This is an optimization exercise on Yosys and OpenROAD, whose aim is small area and a short achievable clock period, not a production implementation.
RTL that was checked went through simulation tests only; none was proved equivalent to the original.
The series may have gaps, and a smaller design here may also do less where the tests do not look.
For run 2, only the layout was checked, not whether the RTL still works.

Fig. 1: run 1, cell area per tile
(1 px per um) The die is cut into 30 by 30 equal tiles; dark blue is low, red is high, 0 to 100% covered.
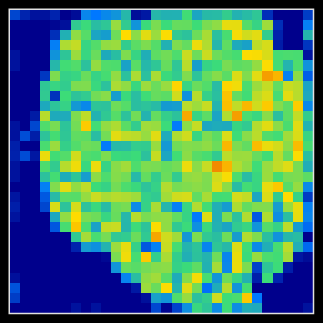
Fig. 2: run 1, the clock tree on the layout
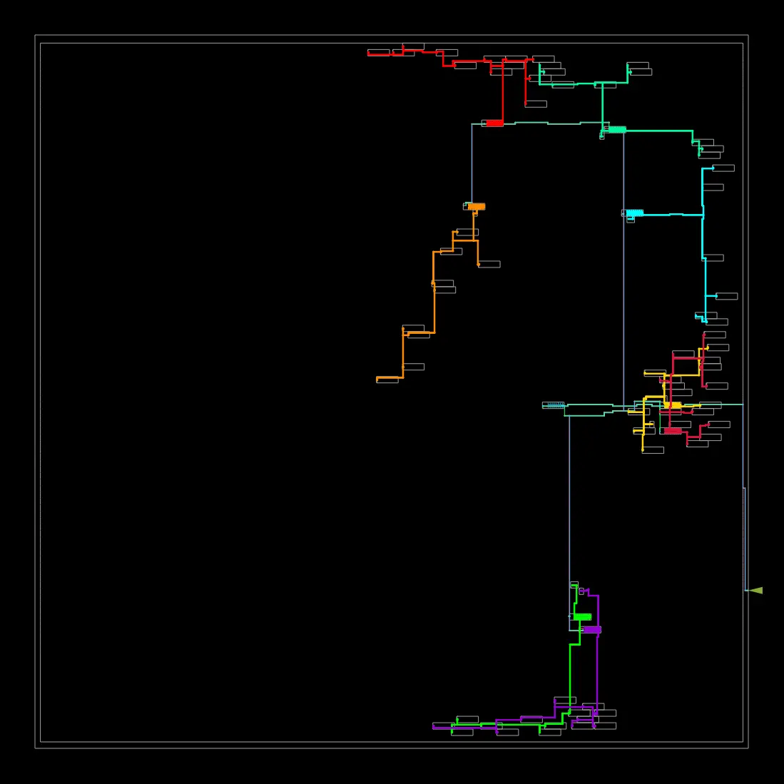
Fig. 3: run 1, selected gate families
(1.5 px per um)
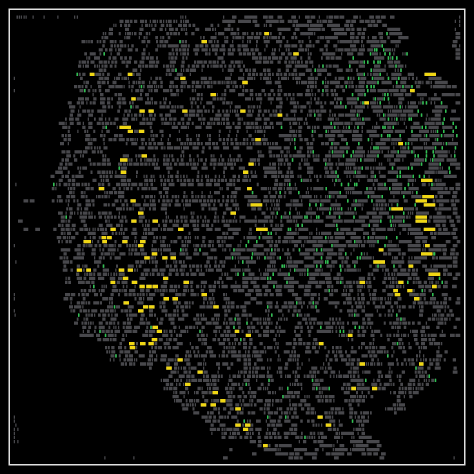
`flow/config.mk`:
```
export PLATFORM = sky130hd
export DESIGN_NAME = ALU_TOP
export DESIGN_NICKNAME = ALU_TOP
export VERILOG_FILES = /design/flow/design.v
export SDC_FILE = /design/flow/constraint.sdc
export NUM_CORES = 4
export LEC_CHECK = 0
export CAP_MARGIN = 20
export CORE_MARGIN = 2
export CORE_UTILIZATION = 40
export SLEW_MARGIN = 20
```
`flow/constraint.sdc`:
```
create_clock -name core_clock -period 130.0 [get_ports {CLK}]
set_input_delay 26.0000 -clock core_clock [delete_from_list [all_inputs] [get_ports {CLK}]]
set_output_delay 26.0000 -clock core_clock [all_outputs]
set_load 0.01 [all_outputs]
```
`flow/design.v`:
```
module decoder2x4 (decoder_fun, enable_1, enable_2, enable_3, enable_4);
    input [1:0] decoder_fun;
    output enable_1;
    output enable_2;
    output enable_3;
    output enable_4;
    reg enable_1;
    reg enable_2;
    reg enable_3;
    reg enable_4;
    always @(*) 
    begin
        enable_1=0;
        enable_2=0;
        enable_3=0;
        enable_4=0;
        case (decoder_fun)
        2'b00:enable_1=1;
        2'b01:enable_2=1;
        2'b10:enable_3=1;
        2'b11:enable_4=1;
        endcase
    end
endmodule
module arithmatic_unit #(parameter width = 16) (a, b, clk, rst,
    arith_fun, arith_enable, arith_out, carry_out, arith_flag);
    input [width-1:0] a;
    input [width-1:0] b;
    input [1:0] arith_fun;
    input  clk,rst;
    input arith_enable;
    output [2*width-1:0] arith_out;
    output carry_out;
    output arith_flag;
    reg [2*width-1:0] arith_out;
    wire carry_out;
    reg arith_flag;
    assign carry_out = arith_out[16];
    always@(posedge clk or negedge rst)
    begin
        if(!rst) 
        begin
            arith_out<=0;
            arith_flag<=0;
        end
        else if (arith_enable==1)
        begin
            case (arith_fun)
            2'b00:begin arith_out <= a+b;  arith_flag<=1; end
            2'b01:begin arith_out <= a-b;  arith_flag<=1; end
            2'b10:begin arith_out <= a*b;  arith_flag<=1; end
            2'b11:begin arith_out <= (b==0)? 0 : a/b;  arith_flag<=1; end
            endcase
        end
        else begin arith_out<=0; arith_flag<=0; end
    end
endmodule
module logic_unit #(parameter width = 16) (a, b, clk, rst,
    logic_fun, logic_enable, logic_out, logic_flag);
    input [width-1:0] a;
    input [width-1:0] b;
    input [1:0] logic_fun;
    input  clk,rst;
    input logic_enable;
    output [2*width-1:0] logic_out;
    output logic_flag;
    reg [2*width-1:0] logic_out;
    reg logic_flag;
    always@(posedge clk or negedge rst)
    begin
        if(!rst)
        begin
            logic_out<=0;
            logic_flag<=0;
        end
        else if (logic_enable==1)
        begin
            case (logic_fun)
            2'b00:begin  logic_out <= a&b;       logic_flag<=1; end
            2'b01:begin  logic_out <= a|b;       logic_flag<=1; end
            2'b10:begin  logic_out <= ~(a&b);    logic_flag<=1; end
            2'b11:begin  logic_out <= ~(a|b);    logic_flag<=1; end
            endcase
        end
        else begin logic_out<=0; logic_flag<=0;  end
    end
endmodule
module cmp_unit #(parameter width = 16) (a, b, clk, rst,
    cmp_fun, cmp_enable, cmp_out, cmp_flag);
    input [width-1:0] a;
    input [width-1:0] b;
    input [1:0] cmp_fun;
    input  clk,rst;
    input cmp_enable;
    output [2*width-1:0] cmp_out;
    output cmp_flag;
    reg [2*width-1:0] cmp_out;
    reg cmp_flag;
    always@(posedge clk or negedge rst)
    begin
        if(!rst)
        begin  
            cmp_out<=0;
            cmp_flag<=0;
        end
        else if (cmp_enable==1)
            begin
            case (cmp_fun)
            2'b00:begin  cmp_out <= 0;          cmp_flag<=1; end
            2'b01:begin  cmp_out <= a==b? 1:0;  cmp_flag<=1; end
            2'b10:begin  cmp_out <= a>b?  2:0;  cmp_flag<=1; end
            2'b11:begin  cmp_out <= a<b?  3:0;  cmp_flag<=1; end
            endcase
            end
        else begin cmp_out<=0; cmp_flag<=0;  end
    end
endmodule
module shift_unit #(parameter width = 16) (a, b, clk, rst,
 shift_fun, shift_enable, shift_out, shift_flag);
    input [width-1:0] a;
    input [width-1:0] b;
    input [1:0] shift_fun;
    input  clk,rst;
    input shift_enable;
    output [2*width-1:0] shift_out;
    output shift_flag;
    reg [2*width-1:0] shift_out;
    reg shift_flag;
    always@(posedge clk or negedge rst)
    begin
        if(!rst)
        begin
            shift_out<=0;
            shift_flag<=0;
        end
        else if (shift_enable==1)
        begin
            case (shift_fun)
            2'b00:begin  shift_out <= a >> 1;    shift_flag<=1; end
            2'b01:begin  shift_out <= a << 1;    shift_flag<=1; end
            2'b10:begin  shift_out <= b >> 1;    shift_flag<=1; end
            2'b11:begin  shift_out <= b << 1;    shift_flag<=1; end
            endcase
        end
        else begin shift_out<=0; shift_flag<=0;  end
    end
endmodule
module ALU_TOP #(parameter width_top = 16) (A, B, ALU_FUN,
    CLK,RST,
    ARITH_OUT,
    LOGIC_OUT,
    CMP_OUT,
    SHIFT_OUT,
    CARRY_OUT,
    ARITH_FLAG_OUT,
    LOGIC_FLAG_OUT,
    CMP_FLAG_OUT,
    SHIFT_FLAG_OUT
    );
    input [width_top-1:0] A;
    input [width_top-1:0] B;
    input [3:0] ALU_FUN;
    input CLK;
    input RST;
    output [2*width_top-1:0] ARITH_OUT;
    output [2*width_top-1:0] LOGIC_OUT;
    output [2*width_top-1:0] CMP_OUT;
    output [2*width_top-1:0] SHIFT_OUT;
    output CARRY_OUT;
    output ARITH_FLAG_OUT;
    output LOGIC_FLAG_OUT;
    output CMP_FLAG_OUT;
    output SHIFT_FLAG_OUT;
    wire [2*width_top-1:0] ARITH_OUT;
    wire [2*width_top-1:0] LOGIC_OUT;
    wire [2*width_top-1:0] CMP_OUT;
    wire [2*width_top-1:0] SHIFT_OUT;
    wire CARRY_OUT;
    wire ARITH_EN;
    wire LOGIC_EN;
    wire CMP_EN;
    wire SHIFT_EN;
    wire [1:0] DECODER_FUN;
    wire [1:0] UNITS_FUN;
    assign {DECODER_FUN,UNITS_FUN}=ALU_FUN;
    decoder2x4 decoder2x4_TOP (
        .decoder_fun(DECODER_FUN),
        .enable_1(ARITH_EN),
        .enable_2(LOGIC_EN),
        .enable_3(CMP_EN),
        .enable_4(SHIFT_EN)
    );
    arithmatic_unit #(.width(width_top)) arithmatic_unit_TOP (
        .a(A),
        .b(B),
        .arith_fun(UNITS_FUN),
        .clk(CLK),
        .rst(RST),
        .arith_enable(ARITH_EN),
        .arith_out(ARITH_OUT),
        .carry_out(CARRY_OUT),
        .arith_flag(ARITH_FLAG_OUT)
    );
        logic_unit #(.width(width_top)) logic_unit_TOP (
        .a(A),
        .b(B),
        .logic_fun(UNITS_FUN),
        .clk(CLK),
        .rst(RST),
        .logic_enable(LOGIC_EN),
        .logic_out(LOGIC_OUT),
        .logic_flag(LOGIC_FLAG_OUT)
    );
        cmp_unit #(.width(width_top)) cmp_unit_TOP (
        .a(A),
        .b(B),
        .cmp_fun(UNITS_FUN),
        .clk(CLK),
        .rst(RST),
        .cmp_enable(CMP_EN),
        .cmp_out(CMP_OUT),
        .cmp_flag(CMP_FLAG_OUT)
    );
        shift_unit #(.width(width_top)) shift_unit_TOP (
        .a(A),
        .b(B),
        .shift_fun(UNITS_FUN),
        .clk(CLK),
        .rst(RST),
        .shift_enable(SHIFT_EN),
        .shift_out(SHIFT_OUT),
        .shift_flag(SHIFT_FLAG_OUT)
    );
endmodule
```
`flow/run.sh`:
```
#!/bin/bash
# synth_recipe.tcl (not shown) runs the flow's synth.tcl, then flattens the netlist and writes it again
# the make line also repeats each setting of config.mk as NAME=value (left out here)
make -C /OpenROAD-flow-scripts/flow DESIGN_CONFIG=/design/flow/config.mk WORK_HOME=/design/flow/orfs CLKGATE_MAP_FILE= SYNTH_SCRIPT=/design/flow/synth_recipe.tcl finish
```
==> run notes, run 1 <==
Run status:
- The run finished with no timing, DRC or antenna violations.

Setup path:
- The launching element type of the critical path is an input port.
- In this design, the stage delay of the slowest critical-path cell is 0.62 ns.
- The category of the most critical setup path is input port to register.
- The kind of capture point of the worst setup path is a register.
- The critical path data arrival time is 121.88 ns.
- The cell that appears most often on the critical path is sky130_fd_sc_hd__o21a_1.
- The critical-path cell with the highest stage delay is sky130_fd_sc_hd__a221o_1.

Floorplan:
- The die covers 0.0916 mm^2.
- The I/O pin count is 171.
- The floorplan step set the die width to 303 um.
- In this run the core area contains 109 standard-cell rows.

Clocking:
- The number of clock buffers added by TritonCTS is 9.
- In this run the deepest clock path goes through 2 buffers.

STA:
- The period utilization is 0.936.
- On the final layout, the worst hold slack is 25.48 ns.
- The final-report max-slew violation count came to 0.
- Setup repair after global routing left no endpoint under its margin.
- Adding up every negative setup slack in the final design gives 0 ns.
- The total setup violations reported at the end of the flow is 0.
- The final number of hold-violating endpoints is 0.
- The transition time of the tightest slew-check pin is 1.10 ns.

Finish:
- The area taken by flip-flops and latches is 0.00180 mm^2.
- The number of nets in the layout is 5555.
- With fillers left out, the area of the finished cells amounts to 0.0385 mm^2.
- The total area of multi-input combinational cells is 0.0319 mm^2.
- After filler insertion, the fill cell instance count of the layout stands at 9069.
- The area growth from synthesis to layout is 7.99%.

Placement:
- In this run, placement finished with an instance count of 5923.
- The count of input and output buffers is 125.
- The congestion estimate from routability-driven global placement came to 0.957.
- The post-place instance area is 0.0381 mm^2.

Logic synthesis:
- The unique cell type count in the Yosys netlist is 130.
- In this run the cell area of the synthesized design comes to 0.0357 mm^2.
- The synthesis-stage register bit count is 72.
- By area the synthesized netlist is led by sky130_fd_sc_hd__ha_1, sky130_fd_sc_hd__fa_1, sky130_fd_sc_hd__nor2_1.
- Of the post-synthesis cell area, the dominant cell type holds 0.191.
- The synthesized design contains 0 enable-type register cells.
- By count the netlist is led by sky130_fd_sc_hd__ha_1, sky130_fd_sc_hd__nor2_1, sky130_fd_sc_hd__nand2_1.
- The Yosys warning count is 5.
- The average instance area after synthesis is 7.55 um^2.
- In the synthesized netlist, the number of instances is 4725.
- The most instantiated flip-flop cell in the synthesis netlist is sky130_fd_sc_hd__dfrtp_1.

Job:
- The total of max-cap violations is 0.

GRT:
- Entering global routing, the biggest net connects 67 pins.
- The initial antenna violation count is 3.
- The total routing resource utilization after global routing is 0.253.
- The first global-routing pass estimated 186 mm of wire.
- The total global routing overflow is 0.

Drt:
- For this run, design rule violations remaining after detail routing come to 0.
- The iteration count of the initial detailed-routing pass is 6.
- After the first detailed-routing iteration, the DRC count stood at 2710.

Min path:
- The path category of the worst min-delay check is input port to asynchronous set/reset pin.
-- Fig. 1 (at the start) --
- nearly empty tiles: 18%
- fullest tile: 84%
- mean over tiles: 41%
Final Core Density: 0.436
initial standard-cell utilization of the core: 0.404
floorplan core area: 0.0884 mm^2

-- Fig. 2 (at the start) --
level count of the clock H-tree: 3
sequential cells: 72
CTS root buffer: sky130_fd_sc_hd__clkbuf_16
Sinks on Clock Net: 72

-- Fig. 3 (at the start) --
- mux cells: yellow (cells 120; where widely spread)
- inv cells: green (cells 328)
most common cell after layout, fill and taps aside: sky130_fd_sc_hd__ha_1
count of placed standard cells in the final layout, fillers left out: 5945
multi-input combinational area share: 0.829

run 1: per-stage QoR:
step / setup WS, ns / util
floorplan: 13.10 / -
global placement: 6.61 / 0.431
detailed placement: 4.57 / 0.431
CTS: 4.59 / 0.434
global route: 0.0892 / 0.436
finish: 8.35 / 0.436
run 1: metal layers:
metal / track usage / routed length (um) / vias up
met1: 0.341 / 52700 / 16568
met4: 0.0842 / 4100 / 0
met2: 0.422 / 53500 / 1018
met5: 0 / 0 / -
li1: - / - / 16996
met3: 0.0264 / 6780 / 204
run 1: cells in the final DEF, fill, tap and decap left out, drive strengths merged, types with 15 or more instances in the layout:
master and instances:
o31ai 80, or3 38, a31oi 33, and2 64, ha 546, nand2b 36
nor2 511, a31o 16, nand4 43, nor4 30, a21o 106, nor3 225
inv 320, a221oi 15, o211ai 44, a21oi 337, xor2 87, and3 31
nand3 63, or2 77, o21bai 41, conb 61, a211o 22, mux2i 26
mux2 80, xnor2 181, o21a 205, clkdlybuf4s50 122, nor2b 39, a211oi 56
dfrtp 72, nand2 445, buf 84, o21ai 172, fa 196
run 1: sequential cells by signal (all words and copies together), names as in the netlist:
signal and cells:
logic_unit_TOP.logic_flag 1, cmp_unit_TOP.cmp_out 2, arithmatic_unit_TOP.arith_out 32, cmp_unit_TOP.cmp_flag 1, shift_unit_TOP.shift_flag 1, arithmatic_unit_TOP.arith_flag 1, logic_unit_TOP.logic_out 17, shift_unit_TOP.shift_out 17
run 1: kinds of logic after synthesis:
logic type,after synthesis,synth area share
compound gates,1307,0.253
xor+xnor,269,0.0664
fa+ha+maj,748,0.303
buf+inv,555,0.0657
flops,72,0.0505
mux,120,0.0419
other cells,1,0.000105
simple gates,1653,0.219
run 1: layout make-up:
cell class / count / area share
multi-input combinational: 4158 / 0.829
timing repair buffer: 206 / 0.0479
sequential: 72 / 0.0468
tap: 1165 / 0.0378
inverter: 328 / 0.0320
clock buffer: 9 / 0.00585
clock inverter: 6 / 0.000974
antenna: 1 / 0.0000650
run 1: path summary, 6_finish.rpt:
| kind | slack (ns) | from | to | cells past startpoint |
|---|---|---|---|---|
| max | 8.35 | B[13] | arithmatic_unit_TOP.arith_out[0]$_DFF_PN0_ | 420 |
| min | 25.48 | RST | arithmatic_unit_TOP.arith_out[21]$_DFF_PN0_ | 1 |
| max in group asynchronous | 103.41 | RST | arithmatic_unit_TOP.arith_flag$_DFF_PN0_ | 2 |
| min in group core_clock | 26.28 | ALU_FUN[2] | cmp_unit_TOP.cmp_flag$_DFF_PN0_ | 2 |
run 1: critical path: cells and delay by family:
| kind | cells | cell delay, ns |
|---|---|---|
| AOI/OAI and AO/OA | 260 | 58.77 |
| and+or+nand+nor | 101 | 20.26 |
| adders and majority gates | 31 | 9.54 |
| buffers and inverters | 19 | 4.10 |
| muxes | 9 | 2.95 |
run 1: timing repair:
| action | in CTS | in global routing |
|---|---|---|
| resized for setup | 0 | 28 |
| buffers inserted | 0 | 6 |
| hold buffers | 0 | 0 |
| hold endpoints to repair | 0 | 0 |
| setup endpoints to repair | 0 | 2 |
Fig. 4: run 1, sequential cells grouped by signal name
(2 px per um) Other sequential cells in the stronger gray, the rest of the logic in the fainter gray.
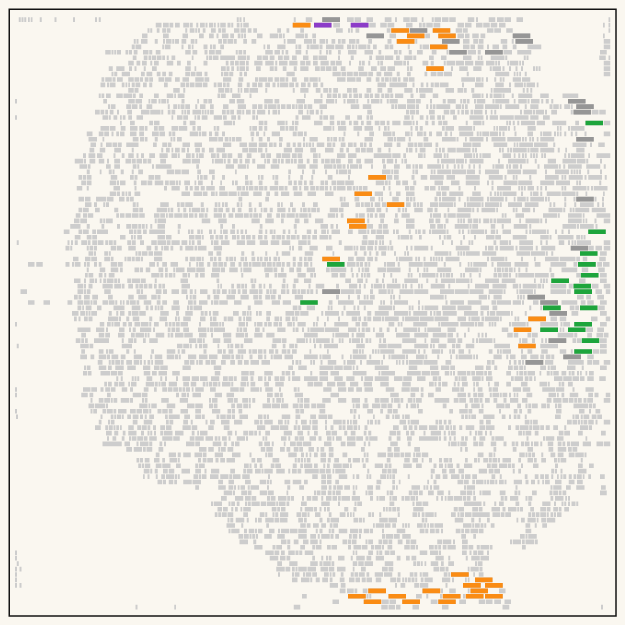

==> run 2: too many edits to list; what changed since run 1 <==
flow/design.v: 234 -> 2008 lines; modules unchanged: 0
  fa_cell: new, 4 lines
  ha_cell: new, 4 lines
  hai_cell: new, 4 lines
  ALU_TOP: edited, 87 -> 1996 lines
  removed: decoder2x4, arithmatic_unit, logic_unit, cmp_unit, shift_unit
==> module hai_cell as of run 2 <==
module hai_cell (input a, input b, output s, output co);
    assign s = ~(a ^ b);
    assign co = a | b;
endmodule
==> module fa_cell as of run 2 <==
module fa_cell (input a, input b, input c, output s, output co);
    assign s = a ^ b ^ c;
    assign co = (a & b) | (a & c) | (b & c);
endmodule
==> module ha_cell as of run 2 <==
module ha_cell (input a, input b, output s, output co);
    assign s = a ^ b;
    assign co = a & b;
endmodule
==> flow/flow/run.sh (new file) <==
#!/bin/bash
# Own layout flow: the standard flow (standard.sh) with two changes made
# through the environment the ORFS scripts read:
#  - the port buffers are sky130_fd_sc_hd__buf_1 instead of the flow's
#    default choice (every input and output port still gets its buffer);
#  - repair_timing aims for 89 ns of setup slack instead of 0, so that it
#    sizes up and buffers the longest paths (the SDC is unchanged).
# The make run's whole output goes to flow_make.log in this folder; ORFS keeps
# each step's full log under orfs/logs/.
set -euo pipefail
export BUFFER_PORTS_ARGS="-buffer_cell sky130_fd_sc_hd__buf_1"
export SETUP_SLACK_MARGIN=89
bash standard.sh > flow_make.log 2>&1
==> flow/standard.sh (new file) <==
#!/bin/bash
# synth_recipe.tcl (not shown) runs the flow's synth.tcl, then flattens the netlist and writes it again
# the make line also repeats each setting of config.mk as NAME=value (left out here)
make -C /OpenROAD-flow-scripts/flow DESIGN_CONFIG=/design/flow/config.mk WORK_HOME=/design/flow/orfs CLKGATE_MAP_FILE= SYNTH_SCRIPT=/design/flow/synth_recipe.tcl "${@:-finish}"
--- a/flow/config.mk
+++ b/flow/config.mk
@@ -8,4 +8,6 @@
 export CAP_MARGIN = 20
 export CORE_MARGIN = 2
-export CORE_UTILIZATION = 40
+export CORE_UTILIZATION = 60
+export PLACE_DENSITY = 0.72
 export SLEW_MARGIN = 20
+export SYNTH_HIERARCHICAL = 1
removed: flow/run.sh
Fig. 5: run 2, sequential cells grouped by signal name
(3 px per um) Other sequential cells in the stronger gray, the rest of the logic in the fainter gray.
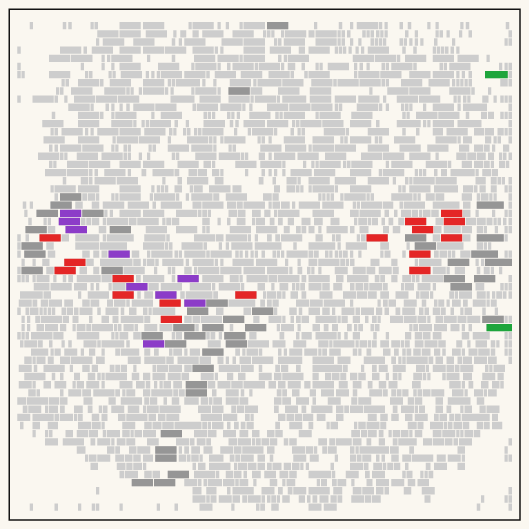
- op_r: green (placed flops 2)
- b_r: red (placed flops 16)
- dq_r: purple (placed flops 9; where middle left)
- not colored: 45

==> run notes, run 2 <==
Finish:
- The total inserted antenna cells came to 0 (-1).
- The layout filler cell count came to 2240 (-75%).
- The non-filler instance count after layout was 2260 (-62%).
- The number of nets in the layout came to 2372 (-57%).
- Leaving out fill and tap cells, the most frequent cells in the layout are sky130_fd_sc_hd__nand2_1, sky130_fd_sc_hd__fa_1, sky130_fd_sc_hd__nor2_1.
- In the final layout, the registers with the most flip-flops are a_r (16), b_r (16), nb_r (16).
- The total area of multi-input combinational cells is 0.0143 mm^2 (-55%).
- The area taken by flip-flops and latches is 0.00147 mm^2 (-19%).

Placement:
- The count of input and output buffers is 125 (unchanged).
- The cell count after placement came to 2215 (-63%).
- The global placement routability congestion is 0.922 (-3.7%).
- The worst setup slack before clock tree synthesis is 87.13 ns (+82.56 ns).
- The post-place instance area is 0.0170 mm^2 (-55%).

Run status:
- The run finished with no timing, DRC or antenna violations.

Setup path:
- The critical path data arrival time is 14.52 ns (-107.36 ns).
- The kind of capture point of the worst setup path is an output port.
- STA classifies the critical path startpoint as a register.
- Among the stages of the critical path, the cell type that occurs most often is sky130_fd_sc_hd__fa_1.
- The maximum cell stage delay along the critical path is 0.58 ns (-0.04 ns).
- The slowest stage of the critical path is the sky130_fd_sc_hd__fa_1 cell.

GRT:
- The total routing resource utilization after global routing came to 0.342 (+0.0894).
- The initial antenna violation count is 0 (-3).
- The largest net degree at the start of global routing was 63 (-6.0%).
- The total global routing overflow is 0 (unchanged).
- The first-pass GRT wire length is 76.1 mm (-59%).

Logic synthesis:
- The post-synthesis cell count is 1818 (-62%).
- The average instance area after synthesis is 9.07 um^2 (+20%).
- The most instantiated flip-flop cell in the synthesis netlist is sky130_fd_sc_hd__dfxtp_1.
- The unique cell type count in the Yosys netlist is 73 (-44%).
- Counting instances in the post-synthesis netlist gives the leading cell types as sky130_fd_sc_hd__nand2_1, sky130_fd_sc_hd__fa_1, sky130_fd_sc_hd__nor2_1.
- The count of flip-flops with a built-in enable after synthesis was 0 (unchanged).
- The synthesis-stage register bit count came to 72 (unchanged).
- The summed instance area of the synthesized netlist is 0.0165 mm^2 (-54%).
- The share of Yosys cell area claimed by the top area cell type came to 0.365 (+0.174).
- The Yosys warning count is 7 (+2).

Drt:
- The count of unresolved DRC violations after routing was 0 (unchanged).

STA:
- The final number of hold-violating endpoints was 0 (unchanged).
- The sum of negative setup slack is 0 ns (unchanged).
- The smallest setup slack after layout is 89.48 ns (+81.13 ns).
- Setup repair after global routing could not meet its margin everywhere.
- The total setup violations reported at the end of the flow is 0 (unchanged).
- The transition time of the tightest slew-check pin came to 1.12 ns (+0.0199 ns).
- The period utilization is 0.312 (-0.624).
- The final-report max-slew violation count is 0 (unchanged).

Job:
- The total of max-cap violations is 0 (unchanged).

Floorplan:
- The die outline area is 0.0288 mm^2 (-69%).
- The initial core utilization was 0.612 (+0.208).
- The number of placement rows was 60 (-45%).
- The I/O pin count was 171 (unchanged).
- The width of the chip is 170 um (-44%).
- The core area is 0.0270 mm^2 (-70%).

Clocking:
- The H-tree level count came to 3 (unchanged).
- TritonCTS built the clock tree.
- The number of buffers between clock root and the deepest sink is 2 (unchanged).
- CTS placed an instance of sky130_fd_sc_hd__clkbuf_16 at the clock tree root.
- The CTS buffer count is 9 (unchanged).
- The number of hold buffers added after cts is 0 (unchanged).
- The number of clock sinks seen by CTS is 72 (unchanged).

Min path:
- The min-delay analysis places its worst path in the category input port to asynchronous set/reset pin.
Fig. 6: run 2, wiring by layer
(3 px per um)
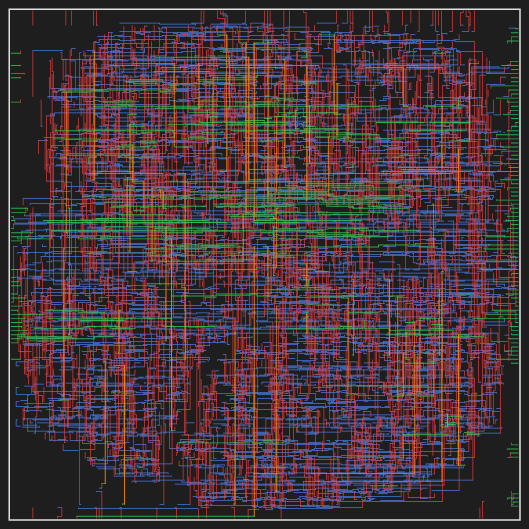
- M1: blue (wire length 19800 um)
- M4: orange (wire length 1900 um)
- M3: green (wire length 4380 um)
- M2: red (wire length 22.3 mm)

run 2: cell types whose count changed in the layout (fill, tap and decap cells not counted), moves of 191 or more:
cell,previous run,this run
sky130_fd_sc_hd__inv_1,315,100
sky130_fd_sc_hd__nor3_1,214,14
sky130_fd_sc_hd__nor2_1,505,129
sky130_fd_sc_hd__ha_1,546,119
sky130_fd_sc_hd__a21oi_1,328,67
sky130_fd_sc_hd__o21a_1,205,14
run 2: cells by family after synthesis:
family          Yosys count  synth area share
compound gates          314             0.126
xor+xnor                 86            0.0457
flops                    72            0.0886
buf+inv                 269            0.0753
simple gates            592             0.159
mux                      53            0.0431
fa+ha+maj               430             0.462
other cells               2          0.000455
run 2: final cells by class:
class | instances | share of cell area
clock buffers | 10 | 0.0134
clock inverters | 6 | 0.00371
inverters | 103 | 0.0220
multi-input cells | 1538 | 0.801
flip-flops and latches | 72 | 0.0821
well taps | 341 | 0.0239
repair buffers | 190 | 0.0539
run 2: per-layer routing:
metal	vias to the layer above	wire, um	global-route usage
met1	7038	19800	0.458
met3	148	4380	0.0625
met4	0	1900	0.132
met2	782	22300	0.558
met5	-	0	0
li1	6137	-	-
run 2: timing repair:
item                                   in CTS  in global routing
cloned                                      1                  1
gates resized for setup                    23                 44
setup endpoints to repair                  12                 12
setup buffers                               7                 20
endpoints found under the hold margin       0                  0
pin swaps                                   4                 10
run 2: Yosys stat by module, one instance, submodules excluded:
module / times used / area [um^2] / flops+latches
ALU_TOP: 1 / 11300 / 72
hai_cell: 1 / 27.5 / 0
fa_cell: 256 / 20.0 / 0
run 2: path summary, 6_finish.rpt:
path	start	to	slack [ns]	cells past startpoint
max	a_r[0]$_DFF_P_	ARITH_OUT[31]	89.48	37
min in group core_clock	A[3]	a_r[3]$_DFF_P_	25.74	1
min	RST	shift_flag$_DFF_PN0_	25.47	1
max in group asynchronous	RST	logic_flag$_DFF_PN0_	104.34	1
run 2: critical path: cells and delay by family, from the launching register on:
family                   cells  cell delay [ns]
flip-flops                   1             0.30
AND/OR/NAND/NOR              4             0.40
adder cells (fa/ha/maj)     31            13.03
buffers and inverters        2             0.45

[port drivers added, routing unchanged]
How much do the figures lean on ideal ports? The routed layouts below were timed once more, with nothing changed but the port constraints.
Step 1 (the two cells are an assumption about what drives the block):
set clk [get_ports {CLK}]
set_driving_cell -lib_cell sky130_fd_sc_hd__clkbuf_16 $clk
set_driving_cell -lib_cell sky130_fd_sc_hd__buf_2 [delete_from_list [all_inputs] $clk]
Step 2 also shifts input and output timing later by t, the mid clock arrival at the registers, as if the neighbouring blocks saw the same clock.
Three values: ideal, step 1, step 2; two values: the first two.
run | t (ns) | setup slack, ns | slew at the worst register clock pin (ns) | pins driven straight from the clock port
run 1 | 0.425 | 8.353 / 8.374 / 7.949 | 0.07 / 0.07 | 1
run 2 | 0.391 | 89.481 / 89.435 / 89.464 | 0.07 / 0.07 | 1
After both steps every run listed still meets setup and hold. For run 1, which loses most, drivers alone change the setup slack by +0.021 ns; drivers and shift together by -0.404 ns.
